Background: an optimization exercise with open tools, aiming at a short achievable clock period and few clock cycles. Do not read the settings as production practice. Function was checked by simulation only, so behaviour that the tests miss may differ from the original. Power figures rest on the tool's default switching activity, not on a simulated workload.

==> design.v <==
module CHIP #(                                                                                  
    parameter BIT_W = 32                                                                        
)(                                                                                              
        input               i_clk,                                                              
        input               i_rst_n,                                                            
        input  [BIT_W-1:0]  i_IMEM_data,                                                        
        output [BIT_W-1:0]  o_IMEM_addr,                                                        
        output              o_IMEM_cen,                                                         
        input               i_DMEM_stall,                                                       
        input  [BIT_W-1:0]  i_DMEM_rdata,                                                       
        output              o_DMEM_cen,                                                         
        output              o_DMEM_wen,                                                         
        output [BIT_W-1:0]  o_DMEM_addr,                                                        
        output [BIT_W-1:0]  o_DMEM_wdata,                                                       
        output              o_finish,                                                           
        input               i_cache_finish,                                                     
        output              o_proc_finish                                                       
);                                                                                              
    parameter aupicop = 7'b0010111;
    parameter jalop = 7'b1101111;
    parameter jalrop = 7'b1100111;
    parameter addop = 7'b0110011;
    parameter subop = 7'b0110011;
    parameter andop = 7'b0110011;
    parameter xorop = 7'b0110011;
    parameter addiop = 7'b0010011;
    parameter slliop = 7'b0010011;
    parameter slti = 7'b0010011;
    parameter srai = 7'b0010011;
    parameter lwop = 7'b0000011;
    parameter swop = 7'b0100011;
    parameter mulop = 7'b0110011;
    parameter divop = 7'b0110011;
    parameter beqop = 7'b1100011;
    parameter bgeop = 7'b1100011;
    parameter bltop = 7'b1100011;
    parameter bneop = 7'b1100011;
    parameter ecallop = 7'b1110011;
    parameter jalrf3 = 3'b000;
    parameter addf3 = 3'b000;
    parameter subf3 = 3'b000;
    parameter andf3 = 3'b111;
    parameter xorf3 = 3'b100;
    parameter addif3 = 3'b000;
    parameter sllif3 = 3'b001;
    parameter sltif3 = 3'b010;
    parameter sraif3 = 3'b101;
    parameter lwf3 = 3'b010;
    parameter swf3 = 3'b010;
    parameter mulf3 = 3'b000;
    parameter beqf3 = 3'b000;
    parameter bgef3 = 3'b101;
    parameter bltf3 = 3'b100;
    parameter bnef3 = 3'b001;
    parameter ecallf3 = 3'b000;
    parameter addf7 = 7'b0000000;
    parameter subf7 = 7'b0100000;
    parameter andf7 = 7'b0000000;
    parameter xorf7 = 7'b0000000;
    parameter sllif7 = 7'b0000000;
    parameter sraif7 = 7'b0100000;
    parameter mulf7 = 7'b0000001;
    parameter ecallimm = 12'b000000000000;
        reg [BIT_W-1: 0] PC, next_PC; 
        reg ecallreg;
        reg procreg;
        reg [4:0] register_source_1, register_source_2, register_destination;  
        reg [BIT_W-1: 0] write_data;  
        reg [BIT_W-1: 0] read_data_1, read_data_2;  
        reg [31:0] immediate;
        wire [4:0] rs1, rs2, rd;
        wire [BIT_W-1: 0] wdata;
        wire [BIT_W-1: 0] rdata1, rdata2;
        reg [6:0] opcode;  
        reg [2:0] func3;
        reg [6:0] func7;
        wire [6:0] opcode_w;
        wire [2:0] func3_w;
        wire [6:0] func7_w;
        wire MemRnW, MemtoReg, MemWrite, ALUSrc, RegWrite;  
        wire [1:0] Branch; 
        wire [3:0] ALUOp; 
        reg [BIT_W - 1:0] i_Breg;
        reg [BIT_W - 1:0] final_op;
        reg mul_en, mul_en_old;
        reg mul_valid, mul_counter_valid;
        reg mul_done_reg, mul_done_reg_old;
        wire [BIT_W - 1:0] i_A_wire, i_B_wire;
        wire [BIT_W - 1:0] o_ALU_wire, o_MULDIV_wire;
        wire mul_valid_wire, mul_counter_valid_wire, mul_done;
        reg state, state_nxt;
        assign o_IMEM_cen = state;
        assign o_IMEM_addr = PC;
        assign o_proc_finish = ecallreg;
        assign o_finish = i_cache_finish;
        assign rs1 = register_source_1; 
        assign rs2 = register_source_2;
        assign rd = register_destination;
        assign wdata = write_data;
        assign opcode_w = opcode;
        assign func3_w = func3;
        assign func7_w = func7;
        assign i_A_wire = read_data_1;
        assign i_B_wire = i_Breg;
        assign mul_valid_wire = mul_valid;
        assign mul_counter_valid_wire = mul_counter_valid;
        assign o_DMEM_cen = MemRnW;
        assign o_DMEM_wen = MemWrite;
        assign o_DMEM_wdata = read_data_2;
        assign o_DMEM_addr = final_op;
    Reg_file reg0(               
        .i_clk  (i_clk),
        .i_rst_n(i_rst_n),
        .wen    (RegWrite),
        .rs1    (rs1),
        .rs2    (rs2),
        .rd     (rd),
        .wdata  (wdata),
        .rdata1 (rdata1),
        .rdata2 (rdata2)
    );
    ALU alu0(
        .i_clk   (i_clk),
        .i_rst_n (i_rst_n),
        .i_A     (i_A_wire),
        .i_B     (i_B_wire),
        .ALUOp  (ALUOp),
        .o_data  (o_ALU_wire)
    );
    MULDIV_unit md0(
        .i_clk   (i_clk),
        .i_rst_n (i_rst_n),
        .i_valid (mul_valid_wire),
        .i_A     (i_A_wire),
        .i_B     (i_B_wire),
        .i_counter_valid(mul_counter_valid_wire),
        .o_data  (o_MULDIV_wire),
        .o_done  (mul_done)
    );
    ControlUnit cu0(
        .opcode  (opcode_w),
        .func3   (func3_w),
        .func7   (func7_w),
        .Branch  (Branch),
        .MemRnW  (MemRnW),
        .MemtoReg(MemtoReg),
        .ALUOp   (ALUOp),
        .MemWrite(MemWrite),
        .ALUSrc  (ALUSrc),
        .RegWrite(RegWrite)
    );
    always @(*) begin  
        opcode = i_IMEM_data[6:0];
    end
    always @(*) begin  
        if ( ( !i_DMEM_stall && !mul_en) || mul_done ) begin  
            state_nxt = 1'b1;
        end
        else begin
            state_nxt = 1'b0;
        end
    end
    always @(*) begin  
        case (i_IMEM_data)
            32'h73: begin
                ecallreg = 1;
            end
            default: begin
                ecallreg = 0;
            end
        endcase
        case (Branch)  
            2'b00: begin  
                case (o_IMEM_cen)
                    1'b0: begin
                        next_PC = PC;
                    end
                    1'b1: begin
                        next_PC = PC + 4;
                    end
                    default: begin
                        next_PC = PC;
                    end
                endcase
            end
            2'b01: begin  
                case (o_DMEM_addr)
                    1: begin
                        next_PC = PC + ({i_IMEM_data[31], i_IMEM_data[7], i_IMEM_data[30:25], i_IMEM_data[11:8]} << 1);
                    end
                    default: begin
                        next_PC = PC + 4;
                    end
                endcase
            end
            2'b10: begin  
                case (opcode)
                    aupicop: begin
                        next_PC = PC + 4;
                    end
                    jalop: begin
                        next_PC = $signed(PC) + $signed(immediate);
                    end
                    default: begin
                        next_PC = PC;
                    end
                endcase
            end
            2'b11: begin  
                next_PC = $signed(read_data_1) + $signed(immediate);
            end
            default: begin
                next_PC = PC + 4;
            end
        endcase
    end
    always @(*) begin  
        case (i_IMEM_data[6:0])
            7'b0110011: begin  
                register_source_1 = i_IMEM_data[19:15];
                register_source_2 = i_IMEM_data[24:20];
                register_destination = i_IMEM_data[11:7];
                immediate = 0;
                func3 = i_IMEM_data[14:12];
                func7 = i_IMEM_data[31:25];
            end
            7'b1100111: begin  
                register_source_1 = i_IMEM_data[19:15];
                register_source_2 = 0;
                register_destination = i_IMEM_data[11:7];
                immediate = $signed(i_IMEM_data[31:20]);
                func3 = i_IMEM_data[14:12];
                func7 = 7'b0;
            end
            7'b0010011: begin  
                register_source_1 = i_IMEM_data[19:15];
                register_source_2 = 0;
                register_destination = i_IMEM_data[11:7];
                func3 = i_IMEM_data[14:12];
                case (func3) 
                    3'b000: immediate = $signed(i_IMEM_data[31:20]);  
                    3'b010: immediate = $signed(i_IMEM_data[31:20]);  
                    3'b001: immediate = $signed(i_IMEM_data[24:20]);  
                    3'b101: immediate = $signed(i_IMEM_data[24:20]);  
                    default: immediate = 0;
                endcase
                func7 = 7'b0;
            end
            7'b0000011: begin  
                register_source_1 = i_IMEM_data[19:15];
                register_source_2 = 0;
                register_destination = i_IMEM_data[11:7];
                immediate = $signed(i_IMEM_data[31:20]);
                func3 = i_IMEM_data[14:12];
                func7 = 7'b0;
            end
            7'b1110011: begin  
                register_source_1 = i_IMEM_data[19:15];
                register_source_2 = 0;
                register_destination = i_IMEM_data[11:7];
                immediate = 0;
                func3 = i_IMEM_data[14:12];
                func7 = 7'b0;
            end
            7'b0100011: begin  
                register_source_1 = i_IMEM_data[19:15];
                register_source_2 = i_IMEM_data[24:20];
                register_destination = 0;
                immediate = $signed({i_IMEM_data[31:25], i_IMEM_data[11:7]});
                func3 = i_IMEM_data[14:12];
                func7 = 7'b0;
            end
            7'b1100011: begin  
                register_source_1 = i_IMEM_data[19:15];
                register_source_2 = i_IMEM_data[24:20];
                register_destination = 0;
                immediate = $signed({i_IMEM_data[31], i_IMEM_data[7], i_IMEM_data[30:25], i_IMEM_data[11:8]}  << 1);
                func3 = i_IMEM_data[14:12];
                func7 = 7'b0;
            end
            7'b0010111: begin  
                register_source_1 = 0;
                register_source_2 = 0;
                register_destination = i_IMEM_data[11:7];
                immediate = $signed(i_IMEM_data[31:12] << 12);
                func3 = 3'b0;
                func7 = 7'b0;
            end
            7'b1101111: begin  
                register_source_1 = 0;
                register_source_2 = 0;
                register_destination = i_IMEM_data[11:7];
                immediate = $signed({i_IMEM_data[31], i_IMEM_data[19:12], i_IMEM_data[20], i_IMEM_data[30:21]} << 1);
                func3 = 3'b0;
                func7 = 7'b0;
            end
            default: begin
                register_source_1 = 0;
                register_source_2 = 0;
                register_destination = 0;
                immediate = 0;
                func3 = 3'b0;
                func7 = 7'b0;
            end
        endcase
        case (MemtoReg)  
            0: begin
                case (opcode) 
                    aupicop: begin
                        write_data = $signed(PC) +$signed(immediate);
                    end
                    jalop: begin
                        write_data = PC + 4;
                    end
                    default: begin
                    write_data = o_DMEM_addr; 
                    end
                endcase                        
            end
            1: begin
                write_data = i_DMEM_rdata; 
            end
            default: begin
                write_data = 0;
            end
        endcase
    end
    always @(*) begin  
        read_data_1 = rdata1;
        read_data_2 = rdata2;
        mul_done_reg = mul_done;
    end
    always @(*) begin  
        case (ALUSrc)
            0: begin
                i_Breg = read_data_2; 
            end
            1: begin
                i_Breg = immediate; 
            end
        endcase
    end
    always @(*) begin  
        case (mul_en)
            1'b1: begin
                final_op = o_MULDIV_wire;
            end
            1'b0: begin
                final_op = o_ALU_wire;
            end
            default: begin
                final_op = o_ALU_wire;
            end
        endcase
    end
    always @(*) begin  
        case ({opcode, func7})
            {7'b0110011, 7'b0000001}: begin
                mul_en = 1'b1;
            end
            default begin
                mul_en = 1'b0;
            end
        endcase
    end
    always @(*) begin  
        if ( (!mul_en_old && mul_en) || (mul_done_reg_old && !mul_done_reg) ) begin
            mul_valid = 1;
        end
        else begin
            mul_valid = 0;
        end
    end
    always @(*) begin  
        if ( mul_en && !mul_done_reg ) begin
            mul_counter_valid = 1;
        end
        else begin
            mul_counter_valid = 0;
        end
    end
    always @(posedge i_clk or negedge i_rst_n) begin
        if (!i_rst_n) begin
            PC <= 32'h00010000;  
            state <= 1'b1;
            mul_en_old <= 1'b0;
            mul_done_reg_old <= 1'b0;
        end
        else begin
            PC <= next_PC;
            state <= state_nxt;
            mul_en_old <= mul_en;
            mul_done_reg_old <= mul_done_reg;
        end
    end
endmodule
module Reg_file(i_clk, i_rst_n, wen, rs1, rs2, rd, wdata, rdata1, rdata2);
    parameter BITS = 32;
    parameter word_depth = 32;
    parameter addr_width = 5;  
    input i_clk, i_rst_n, wen;  
    input [BITS-1:0] wdata;
    input [addr_width-1:0] rs1, rs2, rd;
    output [BITS-1:0] rdata1, rdata2;
    reg [BITS-1:0] mem [0:word_depth-1];
    reg [BITS-1:0] mem_nxt [0:word_depth-1];
    integer i;
    assign rdata1 = mem[rs1];
    assign rdata2 = mem[rs2];
    always @(*) begin
        for (i=0; i<word_depth; i=i+1)
            mem_nxt[i] = (wen && (rd == i)) ? wdata : mem[i];
    end
    always @(posedge i_clk or negedge i_rst_n) begin
        if (!i_rst_n) begin
            mem[0] <= 0;
            for (i=1; i<word_depth; i=i+1) begin
                case(i)
                    32'd2: mem[i] <= 32'hbffffff0;
                    32'd3: mem[i] <= 32'h10008000;
                    default: mem[i] <= 32'h0;
                endcase
            end
        end
        else begin
            mem[0] <= 0;
            for (i=1; i<word_depth; i=i+1)
                mem[i] <= mem_nxt[i];
        end       
    end
endmodule
module ALU #(
    parameter BIT_W = 32
)(
    input                       i_clk,    
    input                       i_rst_n,  
    input [BIT_W - 1 : 0]       i_A,      
    input [BIT_W - 1 : 0]       i_B,      
    input [        3 : 0]       ALUOp,   
    output [2*BIT_W - 1 : 0]    o_data   
);
    reg  [ BIT_W-1: 0 ] i_a;
    reg  [ BIT_W-1: 0 ] i_b;
    reg  [ 3: 0 ] aluop;
    reg  [ 2 * BIT_W-1: 0] op;
    assign o_data = op;
    always @(*) begin
        i_a = i_A;
        i_b = i_B;
        case (ALUOp)
            4'b0000: begin  
                op = $signed(i_a) + $signed(i_b);
            end
            4'b0001: begin  
                op = $signed(i_a) - $signed(i_b);
            end
            4'b0010: begin  
                op = i_a & i_b;
            end
            4'b0011: begin  
                op = i_a ^ i_b;
            end
            4'b0100: begin  
                op = i_a << i_b;
            end
            4'b0101: begin  
                op = ($signed(i_a) < $signed(i_b)) ? {63'b0, 1'b1} : {63'b0, 1'b0};
            end
            4'b0110: begin  
                op = i_a >>> i_b;
            end
            4'b1001: begin  
                op = (($signed(i_a) - $signed(i_b)) == 0) ? 1 : 0;
            end
            4'b1010: begin  
                op = (($signed(i_a) - $signed(i_b)) >= 0) ? 1 : 0;
            end      
            4'b1011: begin  
                op = (($signed(i_a) - $signed(i_b)) < 0) ? 1 : 0;
            end
            4'b1100: begin  
                op = (($signed(i_a) - $signed(i_b)) != 0) ? 1 : 0;
            end
            default: begin
                op = 0;
            end
        endcase
    end
endmodule
module MULDIV_unit #(
    parameter BIT_W = 32
)(
    input                       i_clk,    
    input                       i_rst_n,  
    input                       i_valid,  
    input [BIT_W - 1 : 0]       i_A,      
    input [BIT_W - 1 : 0]       i_B,      
    input                       i_counter_valid,
    output [2*BIT_W - 1 : 0]    o_data,   
    output                      o_done    
);
    reg  [  BIT_W-1: 0] operand_a, operand_a_nxt;
    reg  [  BIT_W-1: 0] operand_b, operand_b_nxt;
    reg  [  2*BIT_W: 0] result, result_nxt;    
    reg  [         4: 0] counter, counter_nxt;
    reg valid_signal, valid_signal_nxt;
    reg counter_accu;
    reg result_reset;
    assign o_data = result;
    assign o_done = valid_signal;
    always @(*) begin
        if(!i_valid && i_counter_valid && counter < 31) begin
            counter_nxt = counter + 1;
        end
        else begin
            counter_nxt = 0;
        end
    end
    always @(*) begin
        if (i_valid && counter === 0) begin
            operand_a_nxt = i_A;
            operand_b_nxt = i_B;
        end
        else begin
            operand_a_nxt = operand_a;
            operand_b_nxt = operand_b;
        end
        valid_signal_nxt = (counter == 31) ? 1 : 0;
    end
    always @(*) begin
        if (i_valid && counter === 0) begin
            result_nxt = 0;
        end
        else begin
            result_nxt = (operand_b[counter]) ? (result + ({33'b0, operand_a} << counter)) : result;    
            result_nxt = (counter == 31) ? result_nxt[31:0] : result_nxt;
        end
    end
    always @(posedge i_clk or negedge i_rst_n) begin
        if (!i_rst_n ) begin
            result      <= 0;
            valid_signal <= 0;
            operand_a   <= 0;
            operand_b   <= 0;
            counter <= 0;
        end
        else begin
            result      <= result_nxt;
            valid_signal <= valid_signal_nxt;
            operand_a   <= operand_a_nxt;
            operand_b   <= operand_b_nxt;
            counter <= counter_nxt;
        end
    end
endmodule
module ControlUnit(
    input[6:0]      opcode,
    input[2:0]      func3,
    input[6:0]      func7,
    output[1:0]     Branch,
    output          MemRnW,
    output          MemtoReg,
    output[3:0]     ALUOp,
    output          MemWrite,
    output          ALUSrc,
    output          RegWrite
);
    reg memrnw, memtoreg, memwrite, alusrc, regwrite;
    reg [1:0] branch;
    reg [3:0] aluop;
    assign Branch = branch;
    assign MemRnW = memrnw;
    assign MemtoReg = memtoreg;
    assign ALUOp = aluop;
    assign MemWrite = memwrite;
    assign ALUSrc = alusrc;
    assign RegWrite = regwrite;
    parameter aupicop = 7'b0010111;
    always @(*) begin
        case (opcode)
            7'b0110011: begin
                branch = 2'b00;
                memrnw = 0;
                memtoreg = 0;
                case (func3)
                    3'b000: begin
                        case (func7)
                            7'b0000000: aluop = 4'b0000;  
                            7'b0100000: aluop = 4'b0001;  
                            7'b0000001: aluop = 4'b0111;  
                            default: aluop = 4'b0000;
                        endcase
                    end
                    3'b111: aluop = 4'b0010;  
                    3'b100: begin
                        case(func7)
                            7'b0000000: aluop = 4'b0011;  
                            7'b0000001: aluop = 4'b1000;  
                            default: aluop = 4'b0000;
                        endcase
                    end
                    default: aluop = 4'b0000;
                endcase
                memwrite = 0;
                alusrc = 0;
                regwrite = 1;
            end
            7'b0000011: begin
                branch = 2'b00;
                memrnw = 1;
                memtoreg = 1;
                aluop = 4'b0000;
                memwrite = 0;
                alusrc = 1;
                regwrite = 1;
            end
            7'b0100011: begin
                branch = 2'b00;
                memrnw = 1;
                memtoreg = 0;
                aluop = 4'b0000;
                memwrite = 1;
                alusrc = 1;
                regwrite = 0;
            end
            7'b1100011: begin
                branch = 2'b01;
                memrnw = 0;
                memtoreg = 0;
                case (func3)
                    3'b000: aluop = 4'b1001;  
                    3'b101: aluop = 4'b1010;  
                    3'b100: aluop = 4'b1011;  
                    3'b001: aluop = 4'b1100;  
                    default: aluop = 4'b0000;
                endcase
                memwrite = 0;
                alusrc = 0;
                regwrite = 0;
            end
            7'b0010011: begin
                branch = 2'b00;
                memrnw = 0;
                memtoreg = 0;
                case (func3)
                    3'b000: aluop = 4'b0000;  
                    3'b001: aluop = 4'b0100;  
                    3'b010: aluop = 4'b0101;  
                    3'b101: aluop = 4'b0110;  
                    default: aluop = 4'b0000;
                endcase
                memwrite = 0;
                alusrc = 1;
                regwrite = 1;
            end
            7'b1101111: begin
                branch = 2'b10;
                memrnw = 0;
                memtoreg = 0;
                aluop = 4'b0000;
                memwrite = 0;
                alusrc = 0;
                regwrite = 1;
            end
            7'b1100111: begin
                branch = 2'b11;
                memrnw = 0;
                memtoreg = 0;
                aluop = 4'b0000;
                memwrite = 0;
                alusrc = 0;
                regwrite = 1;
            end
            7'b1110011: begin
                branch = 2'b00;
                memrnw = 0;
                memtoreg = 0;
                aluop = 4'b0000;
                memwrite = 0;
                alusrc = 0;
                regwrite = 0;
            end
            aupicop: begin
                branch = 2'b10;
                memrnw = 0;
                memtoreg = 0;
                aluop = 4'b0000;
                memwrite = 0;
                alusrc = 1;
                regwrite = 1;
            end
            default: begin
                branch = 2'b00;
                memrnw = 0;
                memtoreg = 0;
                aluop = 4'b0000;
                memwrite = 0;
                alusrc = 0;
                regwrite = 0;
            end
        endcase
    end
endmodule
==> run.sh <==
#!/bin/bash
# synth_recipe.tcl (not shown) runs the flow's synth.tcl, then flattens the netlist and writes it again
# the make line also repeats each setting of config.mk as NAME=value (left out here)
make -C /OpenROAD-flow-scripts/flow DESIGN_CONFIG=/design/flow/config.mk WORK_HOME=/design/flow/orfs CLKGATE_MAP_FILE= SYNTH_SCRIPT=/design/flow/synth_recipe.tcl finish
==> config.mk <==
export PLATFORM = sky130hd
export DESIGN_NAME = CHIP
export DESIGN_NICKNAME = CHIP
export VERILOG_FILES = /design/flow/design.v
export SDC_FILE = /design/flow/constraint.sdc
export NUM_CORES = 4
export LEC_CHECK = 0
export CAP_MARGIN = 20
export CORE_MARGIN = 2
export CORE_UTILIZATION = 20
export SETUP_SLACK_MARGIN = 1.0
export SLEW_MARGIN = 20
==> constraint.sdc <==
create_clock -name core_clock -period 17.0 [get_ports {i_clk}]
set_input_delay 3.4000 -clock core_clock [delete_from_list [all_inputs] [get_ports {i_clk}]]
set_output_delay 3.4000 -clock core_clock [all_outputs]
set_load 0.01 [all_outputs]
### Path with the least slack

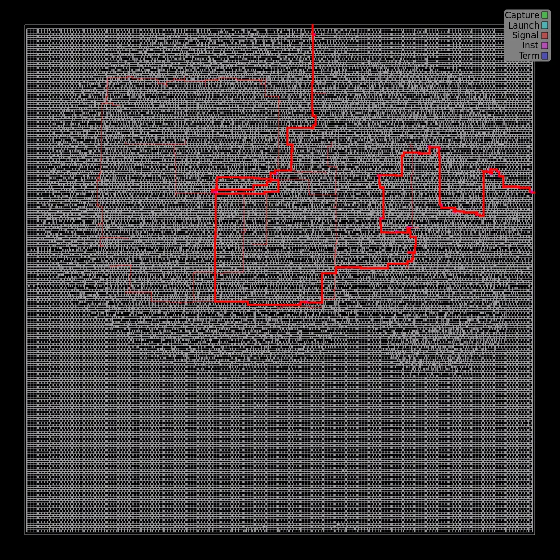
non-filler instance count after layout: 14500
post-layout util: 24.4%
Setup WS post-layout: 793 ps
minimum clock period: 16210 ps

### Flops by top-level scope

(1 px per micron) Other sequential cells in the stronger gray, the rest of the logic in the fainter gray.
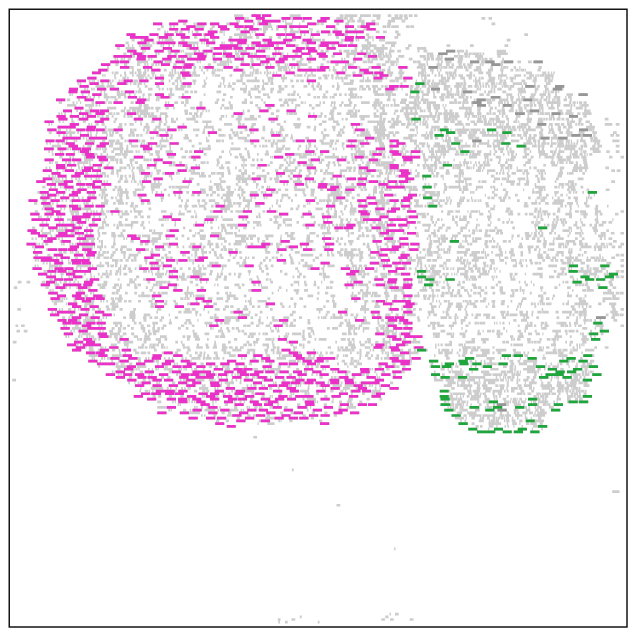
| scope | color | sequential cells |
|---|---|---|
| md0 | green | 102 |
| reg0 | magenta | 992 |
not colored: 35

==> impl_metrics.py <==
metrics = {
    "floorplanning": {
        "io_pins": 169,
        "start_util_pct": 20.1,
        "rows": 224,
        "die_h_microns": 616,
        "die_area_sq_um": 380000,
        "well_tap_count": 4972,
    },
    "global_route": {
        "grt_max_degree": 153,
        "grt_pass1_wl_microns": 750000,
        "grt_pass1_vias": 79200,
        "grt_overflow": 0,
    },
    "critical_path": {
        "cp-end-kind": "output pin",
        "reg2reg_slack_ps": 6640,
        "cp_max_fo": 41,
        "rr_startpoint": "reg0.mem[22][4]",
        "critPathKind": "in -> out",
        "cp-start-kind": "primary input",
        "r2r_cells": 29,
        "required_ps": 13600,
    },
    "power_and_ir_drop": {
        "finalPower_w": 0.00692,
        "ir_worst_vdd_mv": 0.0762,
        "p_comb_share_pct": 12.3,
        "power_density_nw_per_um2": 76.1,
        "p_sw_w": 0.00205,
        "clock_power_share_pct": 47.5,
        "seq_power_share_pct": 40.2,
    },
    "cells_and_area": {
        "seq_cells": 1129,
        "inv_count": 147,
        "multi_input_cells": 7141,
        "multiInputGateArea_sq_um": 44000,
        "clock_buffers": 183,
        "regArea_sq_um": 28300,
        "drive_gt1_share_pct": 13.3,
        "buffers": 816,
        "dominant_cells": "multi-input gates",
        "layout.nets": 9617,
        "n_antenna_cell": 46,
        "syn_to_final_growth_pct": 21.2,
        "seq_share_pct": 31.1,
    },
    "yosys": {
        "yosysSeqAreaShare_pct": 37.7,
        "synth_area_per_cell_sq_um": 8.13,
        "async_flop_share_pct": 100,
        "synth_seq_cells": 1129,
        "synth_cell_types": 123,
        "synth_warnings": 9,
        "synth_flop_cell": "dfrtp_1",
    },
    "min_path": {
        "min_path_cells": 2,
        "hp-class": "reg -> reg",
    },
    "timing": {
        "finClkSkew_ps": 138,
        "grt_setup_unrepaired": "yes",
        "slew_headroom_pct": 10.6,
        "setup_viol": 0,
        "drv_slew": 0,
        "tns_ps": 0,
        "worst-slew-pin-transition_ps": 1340,
    },
    "placed_design": {
        "placed_cells": 14200,
        "gp_congestion": 1.13,
        "dp_hpwl_microns": 422000,
    },
    "status": {
        "outcome": "complete, no violations",
    },
    "route": {
        "drc": 0,
        "drt-initial-drc-count": 15900,
        "drtAntennaViolNets": 0,
        "dr.pass1.iters": 8,
        "wl_per_cell_microns": 39.5,
        "via_per_inst": 6.07,
    },
    "clock_tree": {
        "clk_pin_slew_ps": 50,
        "cts.sinks": 1129,
        "cts_tree": "yes",
        "insertion_delay_ps": 920,
    },
    "job": {
        "cap_violations": 0,
    },
}
Testbench counts, summed over its fixed seeds: cycles 39,639.
critical path, stage by stage:
cell and delay [ps]:
clkdlybuf4s50_1 890, nor3b_2 1240, buf_12 380, and2_1 360
buf_4 470, a22o_1 230, nor3_1 40, nand4_1 400
buf_4 290, ha_1 190, nor2b_1 80, o311a_1 330
o41ai_1 580, a311o_1 400, a221oi_1 160, a221o_1 370
a221oi_1 500, buf_4 230, o21a_1 160, o31a_1 320
nor3_1 80, o21ai_0 150, o211a_1 190, a211oi_1 50
or4_1 460, o21ai_0 170, inv_1 100, clkdlybuf4s50_1 490
Yosys cell counts (52+ instances only):
| cell | number | area [sq um] |
|---|---|---|
| a21oi_1 | 316 | 1580 |
| ha_1 | 167 | 2090 |
| inv_1 | 134 | 503 |
| buf_2 | 75 | 375 |
| nand3_1 | 547 | 2740 |
| a31oi_1 | 67 | 419 |
| and3_1 | 102 | 638 |
| nand4_1 | 224 | 1400 |
| a22oi_1 | 289 | 2170 |
| a221oi_1 | 94 | 823 |
| nor4_1 | 81 | 507 |
| a32oi_1 | 91 | 797 |
| clkbuf_1 | 650 | 2440 |
| a22o_1 | 121 | 1060 |
| dfrtp_1 | 1098 | 27500 |
| mux2i_1 | 203 | 2030 |
| nor3_1 | 194 | 971 |
| a21o_1 | 54 | 405 |
| xnor2_1 | 101 | 885 |
| nand2b_1 | 56 | 350 |
| o22ai_1 | 64 | 400 |
| and2_1 | 52 | 325 |
| o21ai_0 | 1338 | 6700 |
| buf_1 | 58 | 218 |
| nor2_1 | 453 | 1700 |
| nand2_1 | 1534 | 5760 |
sequential cells by signal, indices dropped and copies added (netlist names):
| name | flops |
|---|---|
| md0.operand_b | 32 |
| md0.result | 32 |
| reg0.mem | 992 |
| md0.operand_a | 32 |
| md0.valid_signal | 1 |
| md0.counter | 5 |
| mul_done_reg_old | 1 |
| mul_en_old | 1 |
| PC | 32 |
| state | 1 |
cells in the final DEF, fill, tap and decap left out, drive strengths merged, types with 34 or more instances in the layout:
master | synthesis | layout
ha | 167 | 167
diode | 0 | 46
o21ai | 1347 | 1347
clkdlybuf4s50 | 0 | 156
nor3 | 196 | 196
a22oi | 291 | 291
and3 | 102 | 102
buf | 158 | 657
a21oi | 316 | 316
and2 | 61 | 62
a221oi | 95 | 95
a21o | 54 | 54
nand2b | 56 | 56
mux2 | 49 | 49
o211ai | 43 | 43
a22o | 121 | 121
nor4 | 89 | 89
o21a | 37 | 37
nor2b | 47 | 47
a32o | 48 | 48
or3 | 47 | 47
clkbuf | 651 | 184
a32oi | 91 | 91
mux2i | 204 | 204
a31oi | 67 | 67
a2111oi | 42 | 42
nand3 | 548 | 548
xor2 | 51 | 51
nand2 | 1537 | 1537
a211oi | 48 | 48
a211o | 34 | 34
inv | 141 | 150
nand4 | 226 | 226
nor2 | 454 | 454
xnor2 | 103 | 103
a221o | 38 | 38
dfrtp | 1098 | 1098
o22ai | 64 | 64
metal layers:
metal  wire (microns)  GRT usage (%)
met2           222000           39.7
met5              353          0.177
met1           214000           35.1
met4            57100           22.7
met3            79500           12.3
repair_timing:
action,CTS,global route
gates resized for setup,7,21
gates cloned,0,1
pin swaps,2,10
buffers inserted,3,11
hold buffers,0,0
setup endpoints to repair,2,6
logic make-up after synthesis:
group	count (synthesis)	share of synthesized area, %
fa+ha+maj	174	2.96
buf+inv	956	5.09
mux	286	4.46
flops	1129	37.7
xor+xnor	154	1.82
simple gates	3512	21.9
compound gates	3014	26.0
path summary, 6_finish.rpt:
path                                     to
min reg2reg                md0.operand_b[0]
max in group asynchronous  reg0.mem[20][10]
min in group asynchronous    md0.result[25]
max reg2reg                          PC[29]
min                        md0.operand_b[0]
max                         o_DMEM_addr[25]
power groups by stage:
stage	Clock [W]	Combinational (W)	Sequential [W]
floorplan	0	0.000379	0.00281
global placement	0	0.000810	0.00283
detailed placement	0	0.000810	0.00283
CTS	0.00329	0.000814	0.00278
global route	0.00339	0.000874	0.00279
finish	0.00329	0.000853	0.00278
stage by stage:
step	hold slack (ps)	worst slack (ps)	area, sq um
CTS	480	984	90500
finish	476	793	90900
global placement	457	731	85600
floorplan	390	3260	75000
detailed placement	469	748	85700
global route	509	977	90800

==> port drivers added, routing unchanged <==
Ports are ideal in the flow. The routed layout listed here was re-timed in OpenROAD. Step 1 assumes that a clkbuf_16 drives the clock port and a buf_2 every other input. Step 2 moves the port delays by t, midway between the first and last clock arrival at a register: inputs arrive t later, outputs are due t later. That takes back most of the time a late clock gives input paths. Three values: ideal ports, drivers, drivers and shift; two values: the first two.
t, ns: 0.979
slack for setup (ns): 0.793 / 0.767 / 0.767
hold WS [ns]: 0.476 / 0.476 / 0.476
worst setup path at the end: input to output
cell pins on the clock port's net: 1
After both steps this run still meets setup and hold. For this run, drivers alone change the setup slack by -0.026 ns; drivers and shift together by -0.026 ns.
